What follows belongs to an exercise in optimizing a design on an open flow for small area and a short achievable clock period; a production flow would make more cautious choices. RTL that was checked went through simulation tests only; none was proved equivalent to the original. The series may have gaps, and a smaller design here may also do less where the tests do not look. The RTL of run 2 was laid out without a check of its function. Power and IR drop assume default switching activity.

Run 1, wiring by layer:
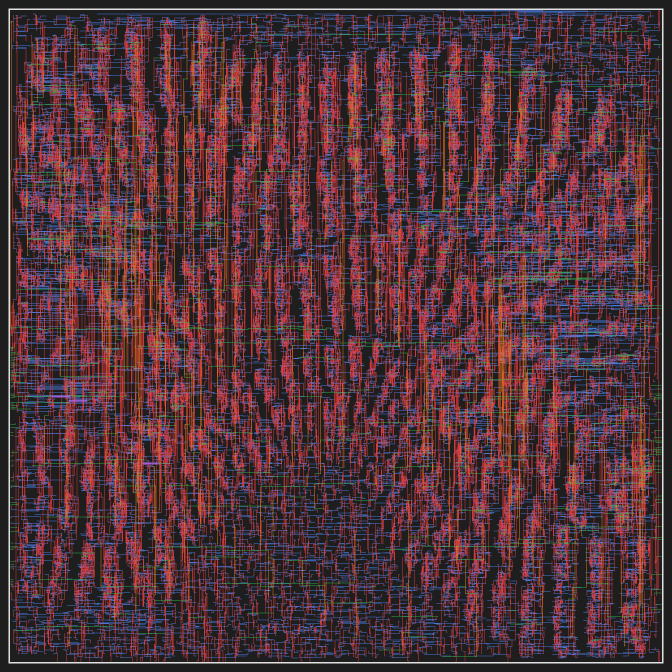
Run 1, the metal 2 layer:
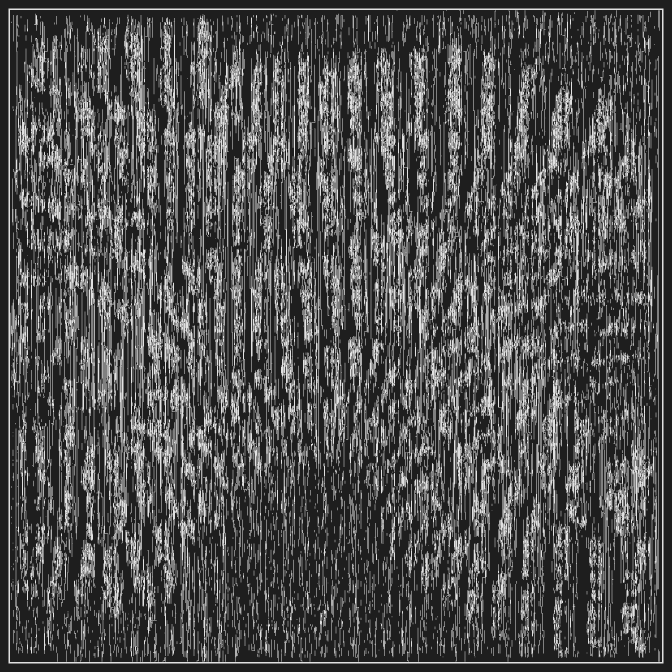
Run 1, the whole layout, all layers:
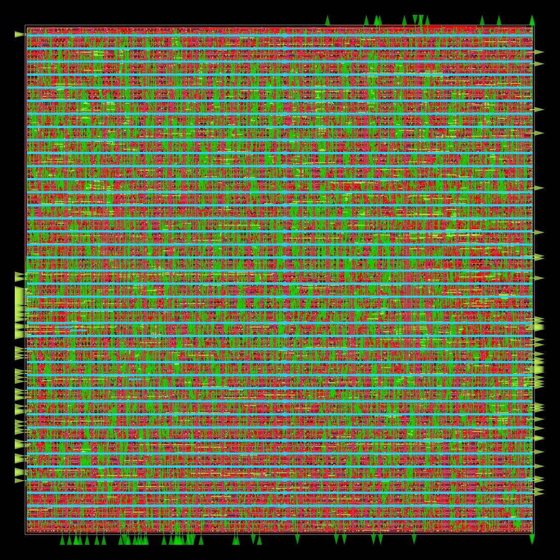
--- flow/design.v: outline only ---
// module div_uu: 11764 lines
// module g0: 5 lines
// module g1: 5 lines
// module g2: 5 lines
// module g3: 5 lines
// module g4: 5 lines
// module g5: 5 lines
// module g6: 5 lines
// module g7: 5 lines
// module g8: 5 lines
// module g9: 5 lines
// module g10: 5 lines
// module g11: 5 lines
// module g12: 5 lines
// module g13: 5 lines
// module g14: 5 lines
// module g15: 5 lines
// module g16: 5 lines
// module g17: 5 lines
// module g18: 5 lines
// module g19: 5 lines
// module g20: 5 lines
module div_uu(clk, rst, ena, iready, z, d, q, s, div0, ovf, oready);
  // ...
==> flow/flow/run.sh <==
#!/bin/bash
# Standard layout, with one change: after the standard synthesis, every
# sky130_fd_sc_hd__a21oi_2 that synthesis picked for a gate module is set
# back to sky130_fd_sc_hd__a21oi_1 (same pins and function); the later
# repair steps size up again whatever timing needs.
set -euo pipefail
bash standard.sh synth > synth.log 2>&1
R=orfs/results/${FLOW_PLATFORM}/div_uu/base
grep -c 'sky130_fd_sc_hd__a21oi_2 ' "$R/1_2_yosys.v" > downsize.log || true
sed -i 's/\bsky130_fd_sc_hd__a21oi_2 /sky130_fd_sc_hd__a21oi_1 /' "$R/1_2_yosys.v"
grep -c 'sky130_fd_sc_hd__a21oi_1 ' "$R/1_2_yosys.v" >> downsize.log || true
rm -f "$R/1_synth.odb" "$R/1_synth.sdc"
bash standard.sh finish > finish.log 2>&1
==> flow/standard.sh <==
#!/bin/bash
# synth_recipe.tcl (not shown) runs the flow's synth.tcl, then flattens the netlist and writes it again
# the make line also repeats each setting of config.mk as NAME=value (left out here)
make -C /OpenROAD-flow-scripts/flow DESIGN_CONFIG=/design/flow/config.mk WORK_HOME=/design/flow/orfs CLKGATE_MAP_FILE= SYNTH_SCRIPT=/design/flow/synth_recipe.tcl "${@:-finish}"
==> flow/config.mk <==
export PLATFORM = sky130hd
export DESIGN_NAME = div_uu
export DESIGN_NICKNAME = div_uu
export VERILOG_FILES = /design/flow/design.v
export SDC_FILE = /design/flow/constraint.sdc
export NUM_CORES = 4
export LEC_CHECK = 0
export CAP_MARGIN = 20
export CORE_MARGIN = 2
export CORE_UTILIZATION = 55
export CTS_CLUSTER_SIZE = 30
export SETUP_SLACK_MARGIN = 3.0
export SLEW_MARGIN = 20
export SYNTH_HIERARCHICAL = 1
export SYNTH_MINIMUM_KEEP_SIZE = 0
==> flow/constraint.sdc <==
create_clock -name core_clock -period 5.5 [get_ports {clk}]
set_input_delay 1.1000 -clock core_clock [delete_from_list [all_inputs] [get_ports {clk}]]
set_output_delay 1.1000 -clock core_clock [all_outputs]
set_load 0.01 [all_outputs]
==> impl_metrics.yaml, run 1 <==
die:
  num_rows: 193
  floorplan.initialDensity_pct: 55.2
  core_region_area_sq_mm: 0.276
timing:
  finalCritPeriodShare_pct: 47.9
  maxSlewViolCount: 0
  slew_headroom_pct: 29.0
  fmaxAchievable_ghz: 0.379
  setup_ws_ns: 2.86
  setup-tns-final_ns: 0
  rsz0062_at_grt: "true"
  worstMarginPinSlew_ns: 1.05
worst_setup_path:
  critPathTopFamily: "flip-flops"
  crit_path_end_kind: "output pin"
  r2r.worst_path.cells: 9
  critical_path.max_stage_delay_ns: 0.47
cells_and_area:
  fraction_of_final_layout_cells_with_drive_strength_greater_than_1_pct: 14.4
  mostFrequentLayoutCell: "sky130_fd_sc_hd__edfxtp_1"
  post-route-cell-area_sq_mm: 0.181
  leading_cell_types_in_the_layout_fill_and_taps_excluded: "sky130_fd_sc_hd__edfxtp_1, sky130_fd_sc_hd__inv_1, sky130_fd_sc_hd__nand2_1, sky130_fd_sc_hd__o21ai_1, sky130_fd_sc_hd__nor2_1"
  multiInputGateArea_sq_mm: 0.0577
  final_stage_net_count: 15810
  finished_layout_cells: 19701
route:
  drt_pre_antenna_iters: 6
  detailedRoute.firstIterationViolations: 6738
  detailroute.via_count: 106964
  count_of_unresolved_drc_violations_after_routing: 0
  detail_route.wl_per_cell_um: 16.8
clocking:
  cts_tree: "yes"
  clock_sinks: 3105
  cts-buffers-inserted: 337
status:
  outcome: "timing/DRC/antenna clean"
logic_synthesis:
  synthCells: 14603
  ys.warnings.count: 7
placement:
  numPlacedInstances: 18540
  placed_cell_area_sq_mm: 0.160
pwr:
  cellPowerDensity_mw_per_mm2: 585
  power.static_leakage_nw: 72.8
grt:
  grt_antenna_before_repair: 5
  grt_start_max_net_pins: 162
  grt_pass1_vias: 104112
About 'wiring by layer':
orange -> metal 4  # wire length 18,600 um
red -> metal 2  # wire length 177 mm
blue -> metal 1  # wire length 124 mm
purple -> metal 5  # wire length 38.6 um
green -> metal 3  # wire length 11,100 um

About 'the metal 2 layer':
share of all routed wire = 53%
main direction = vertical

About 'the whole layout, all layers':
die outline area: 0.281 sq mm
total wirelength of the detailed-routed design: 331 mm

run 1: report_power, final:
group	switching [W]	total (W)	internal [W]
registers	0.00500	0.0390	0.0340
clock network	0.00928	0.0222	0.0129
logic	0.0257	0.0446	0.0189
total	0.0400	0.106	0.0658
run 1: metal layers:
| metal | vias to the layer above | part of all wire [%] | GRT usage [%] | wire length (um) |
|---|---|---|---|---|
| li1 | 52980 | - | - | - |
| met1 | 50737 | 38 | 23.7 | 124000 |
| met2 | 2348 | 53 | 42.2 | 177000 |
| met3 | 893 | 3.4 | 2.62 | 11100 |
| met4 | 6 | 5.6 | 13.2 | 18600 |
| met5 | - | 0.011 | 0 | 38 |
run 1: through the flow:
stage | power, W | hold slack [ns]
CTS | 0.102 | 0.397
floorplan | 0.0657 | 0.400
detailed placement | 0.0759 | 0.405
global route | 0.112 | 0.411
finish | 0.106 | 0.400
global placement | 0.0743 | 0.400
run 1: repair_timing:
item	CTS	global route
endpoints found under the setup margin	1123	1102
buffers inserted	210	319
resized for setup	783	859
gates cloned	1	6
pin swaps	147	262
hold buffers	0	0
run 1: final cells by class:
| cell class | instances | share of cell area (%) |
|---|---|---|
| multi-input combinational | 9606 | 31.9 |
| inverter | 1888 | 3.99 |
| clock buffer | 403 | 4.85 |
| sequential | 3105 | 51.4 |
| clock inverter | 207 | 1.16 |
| timing repair buffer | 772 | 4.18 |
| antenna | 15 | 0.0207 |
| tap | 3705 | 2.56 |
Run 1, I/O pins on the die edge:
Pins as bars across the die edge, other pins in grey.
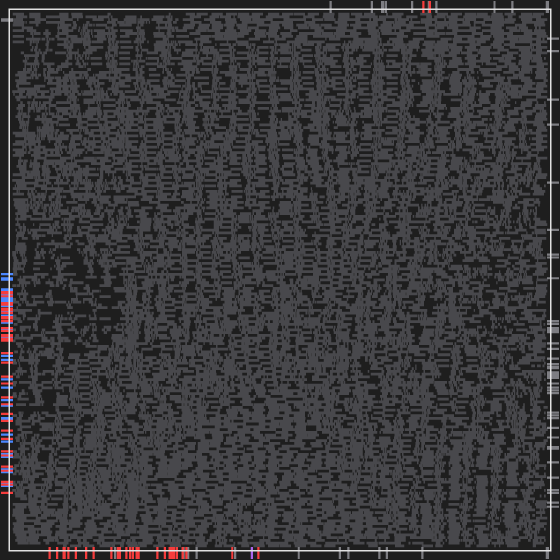

## Run 2: what changed since run 1
--- a/flow/design.v
+++ b/flow/design.v
@@ -11756,9 +11756,76 @@
   wire n11593; g19 un11593(n11367, n11521, n11593);
   wire n11594; g18 un11594(n11530, n11593, R31[30], n11594);
+  wire div0n = ~|{N31[31], N31[30], N31[29], N31[28], N31[27], N31[26], N31[25], N31[24], N31[23], N31[22], N31[21], N31[20], N31[19], N31[18], N31[17], N31[16], N31[15], N31[14], N31[13], N31[12], N31[11], N31[10], N31[9], N31[8], N31[7], N31[6], N31[5], N31[4], N31[3], N31[2], N31[1], N31[0]};
+  wire ovfn = O31;
+  wire n11595; g21 un11595(ena, n11530, q[0], n11595);
+  wire n11596; g21 un11596(ena, X31[0], q[1], n11596);
+  wire n11597; g21 un11597(ena, X31[1], q[2], n11597);
+  wire n11598; g21 un11598(ena, X31[2], q[3], n11598);
+  wire n11599; g21 un11599(ena, X31[3], q[4], n11599);
+  wire n11600; g21 un11600(ena, X31[4], q[5], n11600);
+  wire n11601; g21 un11601(ena, X31[5], q[6], n11601);
+  wire n11602; g21 un11602(ena, X31[6], q[7], n11602);
+  wire n11603; g21 un11603(ena, X31[7], q[8], n11603);
+  wire n11604; g21 un11604(ena, X31[8], q[9], n11604);
+  wire n11605; g21 un11605(ena, X31[9], q[10], n11605);
+  wire n11606; g21 un11606(ena, X31[10], q[11], n11606);
+  wire n11607; g21 un11607(ena, X31[11], q[12], n11607);
+  wire n11608; g21 un11608(ena, X31[12], q[13], n11608);
+  wire n11609; g21 un11609(ena, X31[13], q[14], n11609);
+  wire n11610; g21 un11610(ena, X31[14], q[15], n11610);
+  wire n11611; g21 un11611(ena, X31[15], q[16], n11611);
+  wire n11612; g21 un11612(ena, X31[16], q[17], n11612);
+  wire n11613; g21 un11613(ena, X31[17], q[18], n11613);
+  wire n11614; g21 un11614(ena, X31[18], q[19], n11614);
+  wire n11615; g21 un11615(ena, X31[19], q[20], n11615);
+  wire n11616; g21 un11616(ena, X31[20], q[21], n11616);
+  wire n11617; g21 un11617(ena, X31[21], q[22], n11617);
+  wire n11618; g21 un11618(ena, X31[22], q[23], n11618);
+  wire n11619; g21 un11619(ena, X31[23], q[24], n11619);
+  wire n11620; g21 un11620(ena, X31[24], q[25], n11620);
+  wire n11621; g21 un11621(ena, X31[25], q[26], n11621);
+  wire n11622; g21 un11622(ena, X31[26], q[27], n11622);
+  wire n11623; g21 un11623(ena, X31[27], q[28], n11623);
+  wire n11624; g21 un11624(ena, X31[28], q[29], n11624);
+  wire n11625; g21 un11625(ena, X31[29], q[30], n11625);
+  wire n11626; g21 un11626(ena, X31[30], q[31], n11626);
+  wire n11627; g21 un11627(ena, n11532, s[0], n11627);
+  wire n11628; g21 un11628(ena, n11534, s[1], n11628);
+  wire n11629; g21 un11629(ena, n11536, s[2], n11629);
+  wire n11630; g21 un11630(ena, n11538, s[3], n11630);
+  wire n11631; g21 un11631(ena, n11540, s[4], n11631);
+  wire n11632; g21 un11632(ena, n11542, s[5], n11632);
+  wire n11633; g21 un11633(ena, n11544, s[6], n11633);
+  wire n11634; g21 un11634(ena, n11546, s[7], n11634);
+  wire n11635; g21 un11635(ena, n11548, s[8], n11635);
+  wire n11636; g21 un11636(ena, n11550, s[9], n11636);
+  wire n11637; g21 un11637(ena, n11552, s[10], n11637);
+  wire n11638; g21 un11638(ena, n11554, s[11], n11638);
+  wire n11639; g21 un11639(ena, n11556, s[12], n11639);
+  wire n11640; g21 un11640(ena, n11558, s[13], n11640);
+  wire n11641; g21 un11641(ena, n11560, s[14], n11641);
+  wire n11642; g21 un11642(ena, n11562, s[15], n11642);
+  wire n11643; g21 un11643(ena, n11564, s[16], n11643);
+  wire n11644; g21 un11644(ena, n11566, s[17], n11644);
+  wire n11645; g21 un11645(ena, n11568, s[18], n11645);
+  wire n11646; g21 un11646(ena, n11570, s[19], n11646);
+  wire n11647; g21 un11647(ena, n11572, s[20], n11647);
+  wire n11648; g21 un11648(ena, n11574, s[21], n11648);
+  wire n11649; g21 un11649(ena, n11576, s[22], n11649);
+  wire n11650; g21 un11650(ena, n11578, s[23], n11650);
+  wire n11651; g21 un11651(ena, n11580, s[24], n11651);
+  wire n11652; g21 un11652(ena, n11582, s[25], n11652);
+  wire n11653; g21 un11653(ena, n11584, s[26], n11653);
+  wire n11654; g21 un11654(ena, n11586, s[27], n11654);
+  wire n11655; g21 un11655(ena, n11588, s[28], n11655);
+  wire n11656; g21 un11656(ena, n11590, s[29], n11656);
+  wire n11657; g21 un11657(ena, n11592, s[30], n11657);
+  wire n11658; g21 un11658(ena, n11594, s[31], n11658);
+  wire n11659; g21 un11659(ena, ovfn, ovf, n11659);
+  wire n11660; g21 un11660(ena, div0n, div0, n11660);
+  wire n11661; g21 un11661(ena, V31, oready, n11661);
   always @(posedge clk) begin
-    if (ena) begin
-      q <= {X31[30], X31[29], X31[28], X31[27], X31[26], X31[25], X31[24], X31[23], X31[22], X31[21], X31[20], X31[19], X31[18], X31[17], X31[16], X31[15], X31[14], X31[13], X31[12], X31[11], X31[10], X31[9], X31[8], X31[7], X31[6], X31[5], X31[4], X31[3], X31[2], X31[1], X31[0], n11530}; s <= {n11594, n11592, n11590, n11588, n11586, n11584, n11582, n11580, n11578, n11576, n11574, n11572, n11570, n11568, n11566, n11564, n11562, n11560, n11558, n11556, n11554, n11552, n11550, n11548, n11546, n11544, n11542, n11540, n11538, n11536, n11534, n11532}; ovf <= O31; div0 <= ~|{N31[31], N31[30], N31[29], N31[28], N31[27], N31[26], N31[25], N31[24], N31[23], N31[22], N31[21], N31[20], N31[19], N31[18], N31[17], N31[16], N31[15], N31[14], N31[13], N31[12], N31[11], N31[10], N31[9], N31[8], N31[7], N31[6], N31[5], N31[4], N31[3], N31[2], N31[1], N31[0]};
-    end
-    if (rst) oready <= 1'b0; else if (ena) oready <= V31;
+    q <= {n11626, n11625, n11624, n11623, n11622, n11621, n11620, n11619, n11618, n11617, n11616, n11615, n11614, n11613, n11612, n11611, n11610, n11609, n11608, n11607, n11606, n11605, n11604, n11603, n11602, n11601, n11600, n11599, n11598, n11597, n11596, n11595}; s <= {n11658, n11657, n11656, n11655, n11654, n11653, n11652, n11651, n11650, n11649, n11648, n11647, n11646, n11645, n11644, n11643, n11642, n11641, n11640, n11639, n11638, n11637, n11636, n11635, n11634, n11633, n11632, n11631, n11630, n11629, n11628, n11627}; ovf <= n11659; div0 <= n11660;
+    if (rst) oready <= 1'b0; else oready <= n11661;
   end
 endmodule
@@ -11868,2 +11935,7 @@
   assign y = ~(((~a) ^ (~b)));
 endmodule
+module g21(a, b, c, y);
+  input a, b, c;
+  output y;
+  assign y = (a ? b : c);
+endmodule
==> flow/flow/run.sh (replaced) <==
#!/bin/bash
# Standard layout, with one change: after the standard synthesis, the gate
# cells that synthesis sized up for each small gate module
# (sky130_fd_sc_hd__a21oi_2, mux2_4, nor2b_4) are set back to size 1 (same
# pins and function); the later repair steps size up again whatever timing
# needs.
set -euo pipefail
bash standard.sh synth > synth.log 2>&1
R=orfs/results/${FLOW_PLATFORM}/div_uu/base
for c in a21oi_2 mux2_4 nor2b_4; do
  echo "$c $(grep -c "sky130_fd_sc_hd__$c " "$R/1_2_yosys.v" || true)" >> downsize.log
done
sed -i -e 's/\bsky130_fd_sc_hd__a21oi_2 /sky130_fd_sc_hd__a21oi_1 /' \
       -e 's/\bsky130_fd_sc_hd__mux2_4 /sky130_fd_sc_hd__mux2_1 /' \
       -e 's/\bsky130_fd_sc_hd__nor2b_4 /sky130_fd_sc_hd__nor2b_1 /' "$R/1_2_yosys.v"
rm -f "$R/1_synth.odb" "$R/1_synth.sdc"
bash standard.sh finish > finish.log 2>&1
--- a/flow/config.mk
+++ b/flow/config.mk
@@ -9,5 +9,4 @@
 export CORE_MARGIN = 2
 export CORE_UTILIZATION = 55
-export CTS_CLUSTER_SIZE = 30
 export SETUP_SLACK_MARGIN = 3.0
 export SLEW_MARGIN = 20
Run 2, I/O pins on the die edge:
Pins as bars across the die edge, other pins in grey.
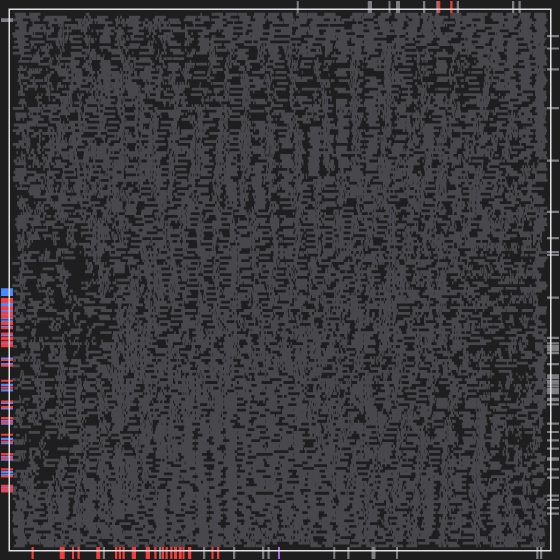
purple -> oready  # pins 1, direction output, edge south
blue -> d  # pins 32, direction input, edge west
red -> z  # pins 64, direction input, edge 34 west, 28 south, 2 north
all pins by edge = 68 west, 44 east, 42 south, 13 north
die width: 531 um
die extent in y: 531 um
total of buffers placed on input and output ports: 166

Run 2, wiring by layer:
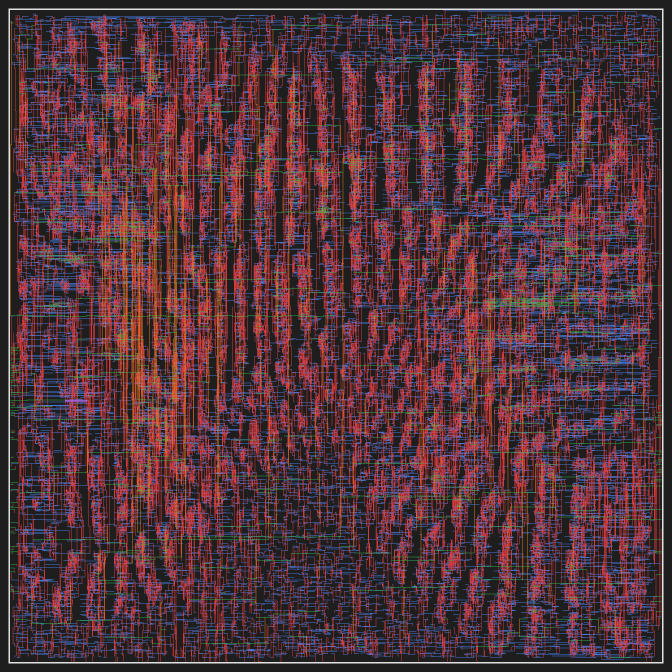
green -> metal 3  # wire length 12,500 um
blue -> metal 1  # wire length 128 mm
orange -> metal 4  # wire length 15,100 um
red -> metal 2  # wire length 179 mm
purple -> metal 5  # wire length 16.6 um

==> impl_metrics.yaml, run 2 <==
timing:
  fmaxAchievable_ghz: 0.395
  setup-tns-final_ns: 0
  maxSlewViolCount: 0
  finalCritPeriodShare_pct: 46.0
  slew_headroom_pct: 29.9
  worstMarginPinSlew_ns: 1.05
route:
  detail_route.wl_per_cell_um: 16.9
  detailedRoute.firstIterationViolations: 6850
  drt_pre_antenna_iters: 9
  count_of_unresolved_drc_violations_after_routing: 0
  detailroute.via_count: 107399
  postRouteWirelength_mm: 334
worst_setup_path:
  critical_path.max_stage_delay_ns: 0.45
  critPathTopFamily: "simple AND/OR/NAND/NOR gates"
  biggest_fanout_along_the_worst_timing_path: 7
  r2r.worst_path.cells: 11
pwr:
  power_w: 0.106
  power.static_leakage_nw: 73.0
  vdd_ir_drop_max_v: 0.000331
  cellPowerDensity_mw_per_mm2: 586
clocking:
  clock_sinks: 3105
  cts_tree: "yes"
  cts-buffers-inserted: 336
  worst_skew_pair.late_latency_ns: 0.92
  postCtsHoldBufs: 0
logic_synthesis:
  syn_area_sq_mm: 0.152
  synth.avg_cell_area_sq_um: 10.4
  synthCells: 14669
  ys.warnings.count: 7
placement:
  gp_congestion: 0.884
cells_and_area:
  leading_cell_types_in_the_layout_fill_and_taps_excluded: "sky130_fd_sc_hd__edfxtp_1, sky130_fd_sc_hd__inv_1, sky130_fd_sc_hd__nand2_1, sky130_fd_sc_hd__o21ai_1, sky130_fd_sc_hd__nor2_1"
  fraction_of_final_layout_cells_with_drive_strength_greater_than_1_pct: 14.4
  mostFrequentLayoutCell: "sky130_fd_sc_hd__edfxtp_1"
  final_stage_net_count: 15854
grt:
  grt_pass1_vias: 105122
  global_routing_s_busiest_layer: "met2"
  grt_util_met1_pct: 24.9
  grt_util_met2_pct: 43.2
  grt_antenna_before_repair: 3
  globalRouteMet3Util_pct: 3.05
  grt_start_max_net_pins: 146
die:
  core_region_area_sq_mm: 0.276
  die_area_sq_mm: 0.281
  io_pins: 167
  num_rows: 193
  floorplan.initialDensity_pct: 55.2
status:
  outcome: "timing/DRC/antenna clean"
## run 2: what timing repair did
action                                   CTS  global route
gates resized for setup                  951           788
setup buffers                            226           282
cloned                                     0             3
endpoints found under the setup margin  1123          1029
pin swaps                                145           244
## run 2: per-stage QoR
stage	util (%)	std cells	setup WS, ns	hold slack, ns	area [sq um]
finish	65.7	19737	2.97	0.394	181000
global route	65.7	19736	2.85	0.406	181000
CTS	63.7	19442	2.93	0.401	176000
detailed placement	58.0	18610	1.62	0.405	160000
global placement	58.0	18610	1.63	0.400	160000
floorplan	-	14669	2.77	0.400	153000
## run 2: per-layer routing
metal | vias to the layer above | wire length (um)
met3 | 757 | 12500
li1 | 53154 | -
met5 | - | 16
met1 | 51205 | 128000
met2 | 2281 | 179000
met4 | 2 | 15100
## run 2: layout make-up
type                            count  area, sq um
Clock buffer                      419         8850
Antenna cell                       10         25.0
Sequential cell                  3105        92400
Fill cell                       20804        94800
Clock inverter                    187         2000
Tap cell                         3705         4640
Multi-Input combinational cell   9669        58400
Inverter                         1888         7200
Timing Repair Buffer              754         7780
## run 2: worst register-to-register path: cells and delay by family, from the launching register on
kind                   cells  cell delay (ns)
AND/OR/NAND/NOR            3             0.49
multiplexers               2             0.48
flip-flops                 1             0.45
AO/OA/AOI/OAI              3             0.43
buffers and inverters      2             0.36
XOR/XNOR                   1             0.21
## run 2: power breakdown
part / internal, W / switching, W / leakage [nW] / total [W]
logic: 0.0191 / 0.0258 / 37.5 / 0.0449
clock network: 0.0131 / 0.00917 / 5.26 / 0.0222
registers: 0.0339 / 0.00514 / 30.2 / 0.0390
Run 2, the metal 2 layer:
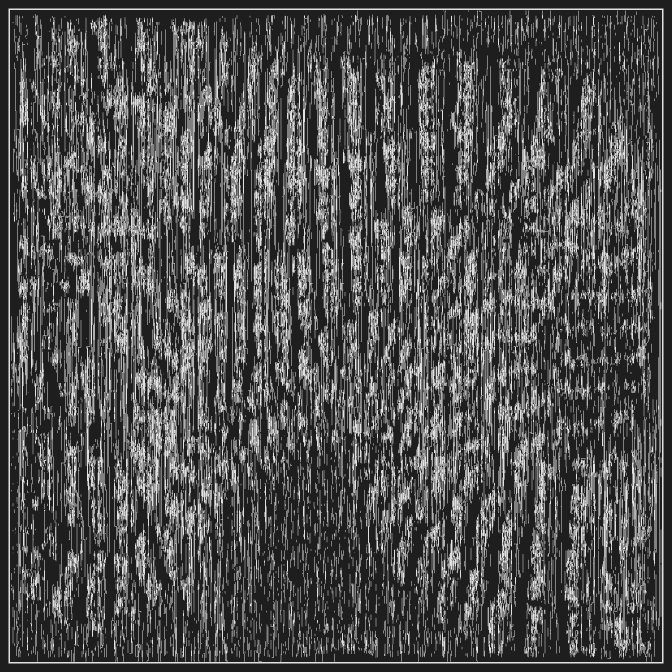

==> run 3: too many edits to list; what changed since run 2 <==
flow/design.v: 11941 -> 11215 lines; modules unchanged: 22
  div_uu: edited, 11831 -> 11105 lines
--- a/flow/config.mk
+++ b/flow/config.mk
@@ -9,5 +9,5 @@
 export CORE_MARGIN = 2
 export CORE_UTILIZATION = 55
-export SETUP_SLACK_MARGIN = 3.0
+export SETUP_SLACK_MARGIN = 3.2
 export SLEW_MARGIN = 20
 export SYNTH_HIERARCHICAL = 1
Run 3, the metal 2 layer:
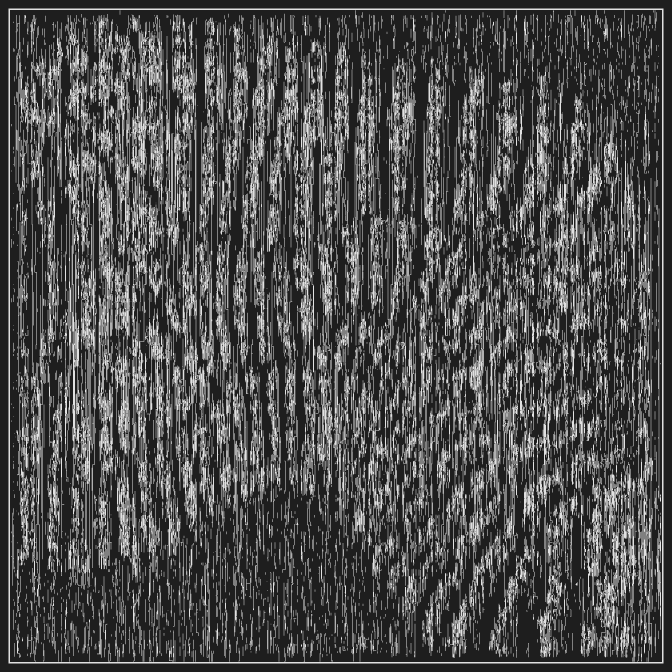
main direction = vertical
share of all routed wire = 54%
longest straight run = 349 um
detailed-route via count: 101,814
total wirelength of the detailed-routed design: 312 mm
met2 usage in global routing: 40.2%

Run 3, wiring by layer:
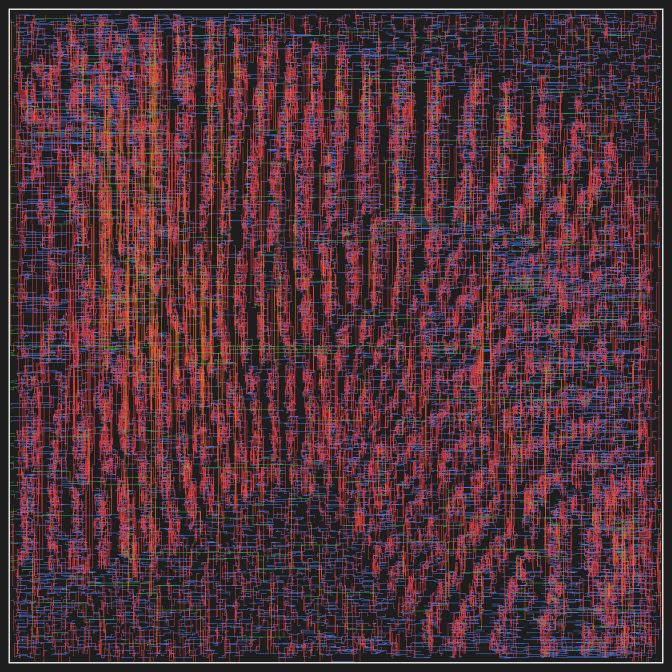
red -> metal 2  # wire length 170 mm
orange -> metal 4  # wire length 15,300 um
blue -> metal 1  # wire length 118 mm
green -> metal 3  # wire length 9,250 um

==> impl_metrics.yaml, run 3 <==
status:
  outcome: "timing/DRC/antenna clean"
pwr:
  cell_internal_pwr_w: 0.0676
  combPwrFrac_pct: 43.1
  p_sw_w: 0.0396
  power.static_leakage_nw: 76.0
  cellPowerDensity_mw_per_mm2: 581
  vdd_ir_drop_max_v: 0.000310
  power.share.clock_pct: 20.6
  sequentialPowerShare_pct: 36.3
  p_sw_share_pct: 36.9
cells_and_area:
  finished_layout_cells: 19147
  fraction_of_final_layout_cells_with_drive_strength_greater_than_1_pct: 20.4
  syn_to_final_growth_pct: 23.8
  leading_cell_types_in_the_layout_fill_and_taps_excluded: "sky130_fd_sc_hd__edfxtp_1, sky130_fd_sc_hd__inv_1, sky130_fd_sc_hd__nand2_1, sky130_fd_sc_hd__nor2_1, sky130_fd_sc_hd__o21ai_1"
  post-route-cell-area_sq_mm: 0.185
  final_stage_net_count: 15395
  final_util_pct: 68.3
  mostFrequentLayoutCell: "sky130_fd_sc_hd__edfxtp_1"
logic_synthesis:
  synth_fp_nets: 14065
  synthCells: 13965
  ys.warnings.count: 7
  synth.avg_cell_area_sq_um: 10.7
  syn_area_sq_mm: 0.149
route:
  detail_route.wl_per_cell_um: 16.3
  count_of_unresolved_drc_violations_after_routing: 0
  detailedRoute.firstIterationViolations: 5716
  avgViaCountPerCell: 5.32
  drt_pre_antenna_iters: 6
timing:
  maxSlewViolCount: 0
  fmaxAchievable_ghz: 0.404
  hold_viol: 0
  worstMarginPinSlew_ns: 1.04
  slew_headroom_pct: 30.5
  setup-tns-final_ns: 0
  rsz0062_at_grt: "true"
  finalCritPeriodShare_pct: 45.0
worst_setup_path:
  biggest_fanout_along_the_worst_timing_path: 7
  crit_path_end_kind: "flop"
  r2r.worst_path.cells: 12
  r2r_slack_ns: 3.02
  critical_path.max_stage_delay_ns: 0.49
  timing.critical_path.arrival_ns: 3.10
  crit_chain: "nor2_4 > nor2_2 > a21oi_2 > buf_6 > o21ai_4 > a21oi_4 > buf_8 > buf_6 > o21ai_4 > a21oi_2 > xnor2_1 > mux2i_1"
  worst-endpoint-required_ns: 6.12
  path_class: "reg2reg"
  critPathLaunchType: "flop"
grt:
  grt_util_met1_pct: 22.7
  grt_antenna_before_repair: 2
  globalRouteMet3Util_pct: 2.41
  grt_start_max_net_pins: 163
  global_routing_s_busiest_layer: "met2"
  global_route.overflow_total: 0
  grt.total_usage_pct: 21.0
  grt_pass1_vias: 99973
clocking:
  worst_skew_pair.late_latency_ns: 0.94
  cts_max_path_buffers: 4
  cts-buffers-inserted: 334
  clock_sinks: 3105
  postCtsHoldBufs: 0
  cts_tree: "yes"
  worst_setup_hold_path_clk_slew_ns: 0.06
die:
  io_pins: 167
  die_area_sq_mm: 0.275
  num_rows: 191
  die_w_um: 525
  floorplan.initialDensity_pct: 55.2
  die_y_um: 525
  core_region_area_sq_mm: 0.270
placement:
  placed_cell_area_sq_mm: 0.157
  portBuffers: 166
  numPlacedInstances: 17757
  gp_congestion: 0.864
hold_path:
  hold_class: "in2reg"
[run 3: cell types whose count changed in the layout (fill, tap and decap cells not counted), moves of 60 or more]
cell and change:
sky130_fd_sc_hd__a21oi_1 -476, sky130_fd_sc_hd__o21ai_2 +68, sky130_fd_sc_hd__buf_4 +126, sky130_fd_sc_hd__o21ai_4 +112, sky130_fd_sc_hd__nor2_1 -349, sky130_fd_sc_hd__a21oi_4 +94
sky130_fd_sc_hd__a21oi_2 +110, sky130_fd_sc_hd__nand2_1 -315, sky130_fd_sc_hd__inv_1 +387, sky130_fd_sc_hd__mux2i_1 -60, sky130_fd_sc_hd__o21ai_1 -450
[run 3: stage by stage]
step / hold WS [ns] / setup slack [ns] / power [W]
after floorplan: 0.400 / 2.72 / 0.0634
after global placement: 0.400 / 1.47 / 0.0709
after detailed placement: 0.405 / 1.52 / 0.0724
after CTS: 0.384 / 2.95 / 0.100
after global routing: 0.373 / 2.94 / 0.113
final: 0.391 / 3.02 / 0.107
[run 3: area by class of cell]
cell class,count,area [sq um]
clock inverter,182,1860
tap,3570,4470
timing repair buffer,990,10500
sequential,3105,92300
inverter,2272,8560
antenna,7,17.5
multi-input combinational,8592,57800
fill,19276,85700
clock buffer,429,9010
[run 3: power by group through the flow]
stage	sequential, W	combinational (W)	clock, W
after global placement	0.0387	0.0322	0
after global routing	0.0396	0.0502	0.0236
final	0.0389	0.0462	0.0221
after detailed placement	0.0390	0.0335	0
after CTS	0.0386	0.0391	0.0227
after floorplan	0.0375	0.0260	0
[run 3: layer usage]
layer	vias up	wire length, um
li1	50566	-
met1	48644	118000
met2	1854	170000
met3	750	9250
met4	0	15300
met5	-	0
[run 3: timing repair]
item	in CTS	in global routing
gates resized for setup	1256	1437
buffers inserted	330	414
endpoints found under the setup margin	1123	1099
gates cloned	11	17
pin swaps	305	543
hold endpoints to repair	0	0
[run 3: critical path: cells and delay by family, from the launching register on]
family,cells,cell delay (ns)
compound gates,5,0.77
simple gates,2,0.24
buf+inv,3,0.45
xor+xnor,1,0.12
flops,1,0.49
mux,1,0.11
Run 3, I/O pins on the die edge:
Pins as bars across the die edge, other pins in grey.
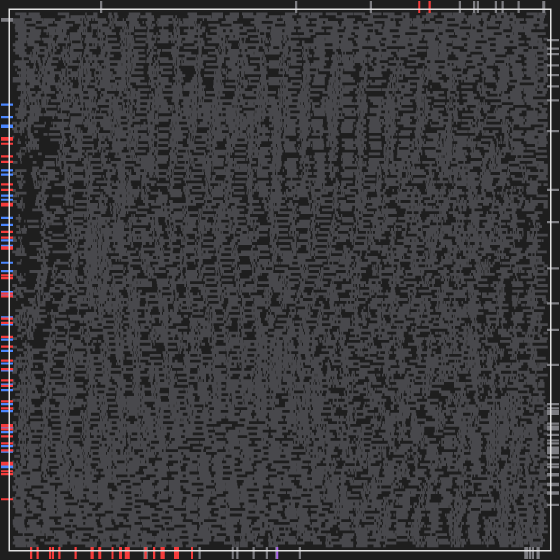

## Run 4: what changed since run 3
--- a/flow/config.mk
+++ b/flow/config.mk
@@ -9,5 +9,5 @@
 export CORE_MARGIN = 2
 export CORE_UTILIZATION = 55
-export SETUP_SLACK_MARGIN = 3.2
+export SETUP_SLACK_MARGIN = 3.0
 export SLEW_MARGIN = 20
 export SYNTH_HIERARCHICAL = 1
Run 4, I/O pins on the die edge:
Pins as bars across the die edge, other pins in grey.
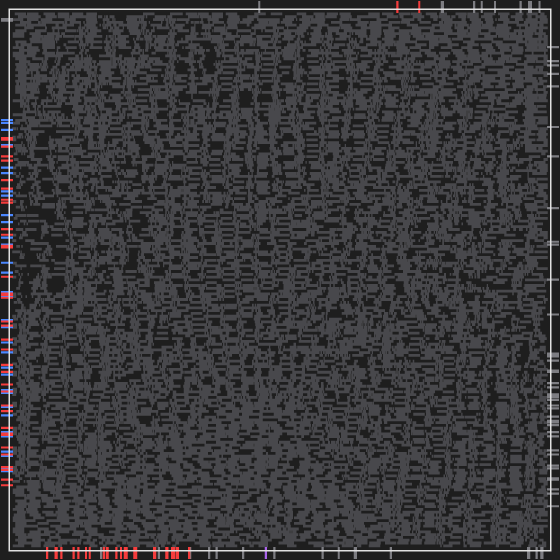
purple -> oready  # pins 1, direction output, edge south
blue -> d  # pins 32, direction input, edge west
red -> z  # pins 64, direction input, edge 36 west, 26 south, 2 north

==> impl_metrics.yaml, run 4 <==
timing:
  hold_viol: 0
  setup-tns-final_ns: 0
  rsz0062_at_grt: "true"
  finalWorstPathRequiredPeriod_ns: 2.49
  slew_headroom_pct: 36.1
  finalSetupViolations: 0
  finalCritPeriodShare_pct: 45.2
  fmaxAchievable_ghz: 0.402
  maxSlewViolCount: 0
  finalClockSkew_ns: 0.0577
  worstMarginPinSlew_ns: 0.950
clocking:
  cts_max_path_buffers: 4
  postCtsHoldBufs: 0
  cts-htree-levels: 5
  cts-buffers-inserted: 336
  clockRootBuffer: "sky130_fd_sc_hd__clkbuf_16"
  worst_setup_hold_path_clk_slew_ns: 0.05
  cts_tree: "yes"
  clock_sinks: 3105
  worst_skew_pair.late_latency_ns: 0.94
status:
  outcome: "timing/DRC/antenna clean"
grt:
  grt_antenna_before_repair: 5
  grt.total_usage_pct: 20.3
  grt_pass1_wl_mm: 463
  global_route.overflow_total: 0
  grt_start_max_net_pins: 150
  grt_pass1_vias: 97727
hold_path:
  hold_class: "reg2reg"
  worst_hold_path.num_cells: 0
worst_setup_path:
  crit_chain: "buf_6"
  timing.critical_path.buf_inv: 1
  critPathLaunchType: "flop"
  timing.critical_path.arrival_ns: 1.39
  worst-endpoint-required_ns: 4.40
  crit_path_top_delay_cell: "sky130_fd_sc_hd__dfxtp_2"
  biggest_fanout_along_the_worst_timing_path: 2
  critical_path_depth: 1
  r2r_slack_ns: 3.03
  path_class: "reg2out"
  critPathTopFamily: "flip-flops"
  critical_path.max_stage_delay_ns: 0.33
  r2r.worst_path.cells: 11
  crit_path_end_kind: "output pin"
placement:
  portBuffers: 166
  post-dp-hpwl_mm: 206
  numPlacedInstances: 17789
  gp_congestion: 0.857
logic_synthesis:
  synth.avg_cell_area_sq_um: 10.7
  ys.warnings.count: 7
  syn_area_sq_mm: 0.149
  synthCells: 13965
  synth_fp_nets: 14065
cells_and_area:
  finished_layout_cells: 18671
  final_util_pct: 64.5
  leading_cell_types_in_the_layout_fill_and_taps_excluded: "sky130_fd_sc_hd__edfxtp_1, sky130_fd_sc_hd__inv_1, sky130_fd_sc_hd__nand2_1, sky130_fd_sc_hd__nor2_1, sky130_fd_sc_hd__o21ai_1"
  syn_to_final_growth_pct: 16.9
  fill_cells: 20313
  mostFrequentLayoutCell: "sky130_fd_sc_hd__edfxtp_1"
  final_stage_net_count: 14926
  fraction_of_final_layout_cells_with_drive_strength_greater_than_1_pct: 11.0
route:
  postRouteWirelength_mm: 292
  count_of_unresolved_drc_violations_after_routing: 0
  drt_pre_antenna_iters: 6
  detailedRoute.firstIterationViolations: 5139
  detail_route.wl_per_cell_um: 15.6
  detailroute.via_count: 98366
  avgViaCountPerCell: 5.27
  route.antenna.remaining_nets: 0
pwr:
  power_w: 0.0996
  vdd_ir_drop_max_v: 0.000312
  cellPowerDensity_mw_per_mm2: 571
  power.static_leakage_nw: 72.4
die:
  die_area_sq_mm: 0.275
  num_rows: 191
  die_y_um: 525
  die_w_um: 525
  floorplan.initialDensity_pct: 55.2
  io_pins: 167
  core_region_area_sq_mm: 0.270
run:
  max_cap_violations: 0
Run 4, wiring by layer:
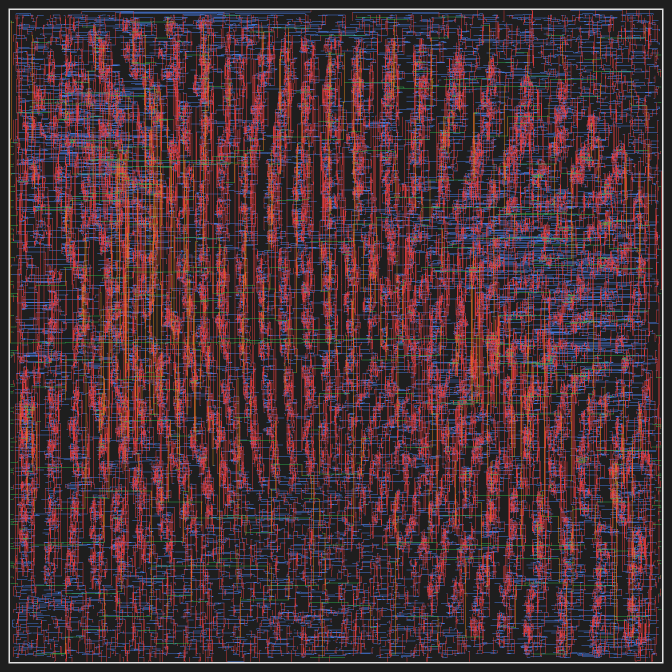
orange -> metal 4  # wire length 15,100 um
blue -> metal 1  # wire length 110 mm
green -> metal 3  # wire length 8,540 um
red -> metal 2  # wire length 159 mm

## run 4: cell count changes in the layout (fill, tap and decap cells not counted), sizes merged, moves of 4 or more
| cell | previous run | this run |
|---|---|---|
| bufinv | 26 | 42 |
| nand2 | 1632 | 1623 |
| diode | 7 | 3 |
| clkinvlp | 17 | 13 |
| clkbuf | 453 | 419 |
| dlygate4sd2 | 11 | 1 |
| dlymetal6s2s | 37 | 33 |
| buf | 877 | 429 |
| clkdlybuf4s50 | 39 | 63 |
## run 4: through the flow
stage,hold WS [ns],worst slack (ns),cell area (sq um)
4_1_cts,0.404,2.94,172000
3_5_place_dp,0.405,1.50,157000
3_3_place_gp,0.400,1.51,157000
5_1_grt,0.401,2.93,174000
6_report,0.401,3.01,174000
2_1_floorplan,0.400,2.72,150000
## run 4: worst reg2reg max path, cell delays in order, from the launching register on
cell and delay (ns):
sky130_fd_sc_hd__edfxtp_1 0.45, sky130_fd_sc_hd__nand2_1 0.12, sky130_fd_sc_hd__o21ai_1 0.27, sky130_fd_sc_hd__a21oi_4 0.07
sky130_fd_sc_hd__o21ai_4 0.23, sky130_fd_sc_hd__a21oi_4 0.10, sky130_fd_sc_hd__buf_12 0.14, sky130_fd_sc_hd__buf_4 0.18
sky130_fd_sc_hd__o21ai_1 0.24, sky130_fd_sc_hd__a21oi_2 0.09, sky130_fd_sc_hd__xnor2_1 0.14, sky130_fd_sc_hd__mux2i_1 0.28
## run 4: layer usage
| layer | track usage [%] | vias up | part of all wire, % |
|---|---|---|---|
| met4 | 10.4 | 0 | 5.2 |
| met3 | 2.31 | 767 | 2.9 |
| li1 | - | 49571 | - |
| met1 | 21.1 | 46411 | 38 |
| met5 | 0 | - | 0 |
| met2 | 39.8 | 1617 | 54 |
## run 4: where the power goes
part           internal (W)  switching (W)
clock                0.0136        0.00913
combinational        0.0166         0.0215
sequential           0.0338        0.00483
total                0.0641         0.0355
## run 4: final cells by class
type | instances | area (sq um) | area share (%)
flip-flops and latches | 3105 | 92300 | 52.9
well taps | 3570 | 4470 | 2.56
repair buffers | 528 | 5950 | 3.41
inverters | 2272 | 8540 | 4.90
clock buffers | 417 | 9020 | 5.17
clock inverters | 193 | 2210 | 1.27
multi-input cells | 8583 | 51900 | 29.7
diodes | 3 | 7.51 | 0.00430
## run 4: timing repair
item                       4_1_cts  5_1_grt
cloned                           3        5
buffers inserted               155      106
hold endpoints to repair         0        0
gates resized for setup        751      465
pin swaps                      127      118
setup endpoints to repair     1123      985
Run 4, the metal 2 layer:
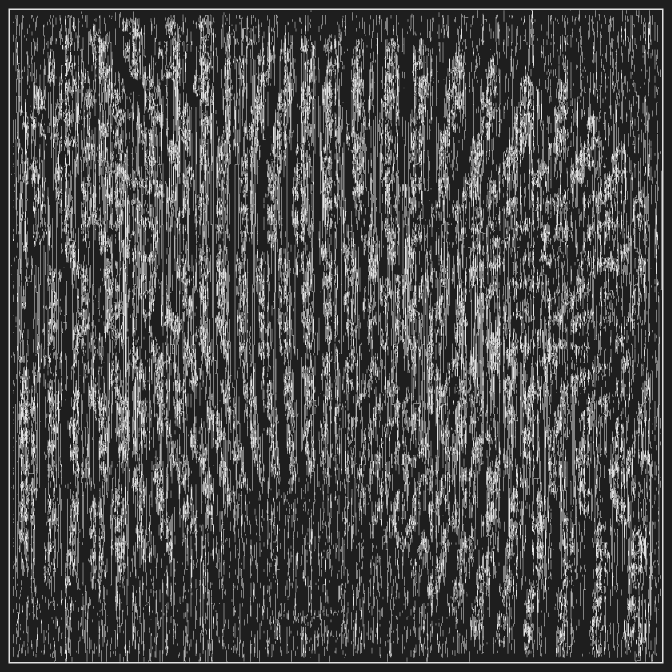

## Run 5: what changed since run 4
--- a/flow/config.mk
+++ b/flow/config.mk
@@ -8,5 +8,5 @@
 export CAP_MARGIN = 20
 export CORE_MARGIN = 2
-export CORE_UTILIZATION = 55
+export CORE_UTILIZATION = 62
 export SETUP_SLACK_MARGIN = 3.0
 export SLEW_MARGIN = 20
Run 5, the metal 2 layer:
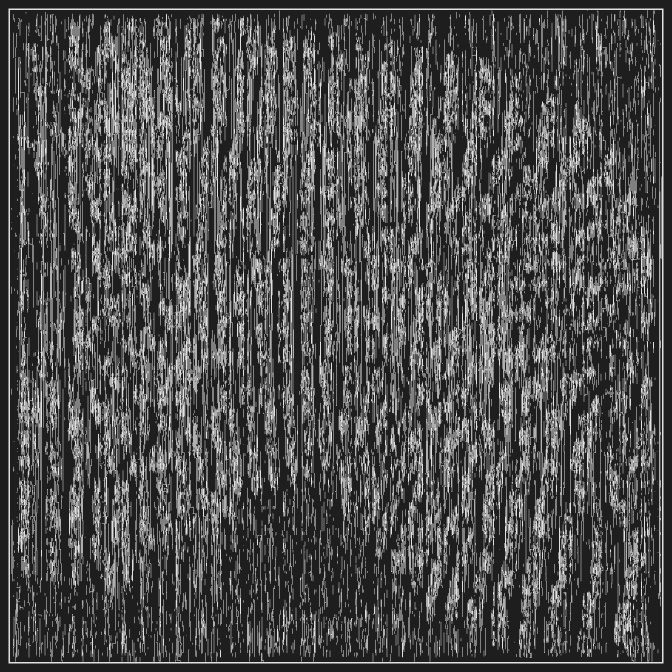
longest straight run = 374 um
main direction = vertical
wire length on this layer = 162 mm

Run 5, I/O pins on the die edge:
Pins as bars across the die edge, other pins in grey.
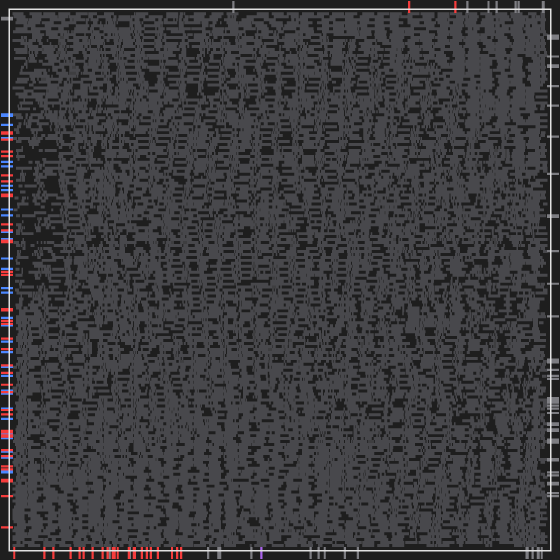
blue -> d  # pins 32, direction input, edge west
purple -> oready  # pins 1, direction output, edge south
red -> z  # pins 64, direction input, edge 39 west, 23 south, 2 north
all pins by edge = 73 west, 43 east, 41 south, 10 north
die width: 494 um
die extent in y: 494 um

==> impl_metrics.yaml, run 5 <==
status:
  outcome: "timing/DRC/antenna clean"
pwr:
  power_w: 0.0986
  vdd_ir_drop_max_v: 0.000297
  power.static_leakage_nw: 72.0
clocking:
  clockRootBuffer: "sky130_fd_sc_hd__clkbuf_16"
  cts-buffers-inserted: 342
  worst_setup_hold_path_clk_slew_ns: 0.06
  worst_skew_pair.late_latency_ns: 0.99
  cts-htree-levels: 5
  cts_tree: "yes"
  clock_sinks: 3105
route:
  route.antenna.remaining_nets: 0
  detailroute.via_count: 99500
  avgViaCountPerCell: 5.44
  detail_route.wl_per_cell_um: 16.0
  postRouteWirelength_mm: 293
  drt_pre_antenna_iters: 6
  detailedRoute.firstIterationViolations: 5606
timing:
  hold_viol: 0
  fmaxAchievable_ghz: 0.394
  setup-tns-final_ns: 0
  rsz0062_at_grt: "true"
  finalSetupViolations: 0
  fin_hold_ws_ns: 0.371
  finalClockSkew_ns: 0.0846
  slew_headroom_pct: 20.8
  worstMarginPinSlew_ns: 1.19
worst_setup_path:
  timing.critical_path.arrival_ns: 1.44
  critical_path.max_stage_delay_ns: 0.33
  timing.critical_path.buf_inv: 1
  critPathTopFamily: "flip-flops"
  biggest_fanout_along_the_worst_timing_path: 2
  crit_chain: "buf_6"
  critical_path_depth: 1
  crit_path_end_kind: "output pin"
  crit_path_top_delay_cell: "sky130_fd_sc_hd__dfxtp_2"
  worst-endpoint-required_ns: 4.40
  path_class: "reg2out"
  r2r.worst_path.cells: 10
logic_synthesis:
  synthCells: 13965
  synth.avg_cell_area_sq_um: 10.7
  syn_area_sq_mm: 0.149
hold_path:
  hold_class: "reg2reg"
  worst_hold_path.num_cells: 0
grt:
  grt_pass1_vias: 99008
  grt_pass1_wl_mm: 460
  grt.total_usage_pct: 22.9
  grt_antenna_before_repair: 2
  global_route.overflow_total: 0
  grt_start_max_net_pins: 171
cells_and_area:
  final_stage_net_count: 14947
  leading_cell_types_in_the_layout_fill_and_taps_excluded: "sky130_fd_sc_hd__edfxtp_1, sky130_fd_sc_hd__inv_1, sky130_fd_sc_hd__nand2_1, sky130_fd_sc_hd__o21ai_1, sky130_fd_sc_hd__nor2_1"
  finished_layout_cells: 18289
  fraction_of_final_layout_cells_with_drive_strength_greater_than_1_pct: 11.2
  mostFrequentLayoutCell: "sky130_fd_sc_hd__edfxtp_1"
  syn_to_final_growth_pct: 16.3
placement:
  post-dp-hpwl_mm: 201
  gp_congestion: 0.861
  portBuffers: 166
die:
  core_region_area_sq_mm: 0.240
  floorplan.initialDensity_pct: 62.2
  die_area_sq_mm: 0.244
run:
  max_cap_violations: 0
==> run 5: changes by cell type in the layout (fill, tap and decap cells not counted), sizes merged, moves of 3 or more <==
| cell | change |
|---|---|
| bufinv | -20 |
| clkbuf | +19 |
| clkdlybuf4s50 | +17 |
| dlymetal6s2s | -17 |
| buf | +12 |
| clkinv | -9 |
| inv | +3 |
==> run 5: timing repair <==
item                        CTS  global route
pin swaps                   102           136
setup buffers               132           149
setup endpoints to repair  1123          1035
cloned                        0            10
resized for setup           775           505
==> run 5: routing by layer <==
metal,vias up,part of all wire (%),GRT usage (%)
met5,-,0,0
met4,0,5.1,11.1
met3,786,3.5,3.33
met2,1962,55,45.4
met1,47190,36,23.0
li1,49562,-,-
==> run 5: where the power goes <==
group | leakage [nW] | switching (W) | total [W] | internal [W]
Clock | 5.17 | 0.00892 | 0.0217 | 0.0127
Sequential | 30.2 | 0.00484 | 0.0387 | 0.0338
Combinational | 36.7 | 0.0217 | 0.0383 | 0.0166
==> run 5: area by class of cell <==
cell class / instances / area (sq um)
multi-input cells: 8583 / 52000
clock buffers: 433 / 9140
flip-flops and latches: 3105 / 92300
well taps: 3185 / 3990
repair buffers: 543 / 5980
clock inverters: 166 / 1450
diodes: 2 / 5.00
inverters: 2272 / 8540
fillers: 16153 / 66400
==> run 5: per-stage QoR <==
stage / cell area [sq um] / worst slack, ns / util, %
2_1_floorplan: 150000 / 2.72 / -
3_3_place_gp: 156000 / 1.49 / 65.1
3_5_place_dp: 156000 / 1.48 / 65.1
4_1_cts: 170000 / 2.88 / 71.0
5_1_grt: 173000 / 2.89 / 72.3
6_report: 173000 / 2.96 / 72.3

afterwards: timing with drivers on the ports:
Ports are ideal in the flow. The routed layouts listed here were re-timed in OpenROAD. Step 1 sets driving cells, clkbuf_16 on the clock port and buf_2 on the other inputs (assumed; they add their load-dependent delay and slew). Step 2 also shifts input and output timing later by t, the mid clock arrival at the registers, as if the neighbouring blocks saw the same clock. Slacks: ideal ports / drivers / drivers and shift; pairs: ideal ports / drivers.
run | t (ns) | setup slack, ns | hold WS [ns] | worst setup path at the end
run 1 | 0.989 | 2.864 / 2.764 / 2.168 | 0.400 / 0.400 / 0.400 | input to register
run 2 | 0.986 | 2.970 / 2.937 / 2.104 | 0.394 / 0.394 / 0.394 | input to register
run 3 | 0.993 | 3.023 / 2.930 / 2.319 | 0.391 / 0.314 / 0.397 | input to register
run 4 | 0.992 | 3.014 / 2.921 / 2.140 | 0.401 / 0.356 / 0.401 | input to register
run 5 | 1.024 | 2.965 / 2.876 / 2.065 | 0.371 / 0.304 / 0.371 | input to register
After both steps every run listed still meets setup and hold. For run 5, which loses most, drivers alone change the setup slack by -0.089 ns; drivers and shift together by -0.900 ns.
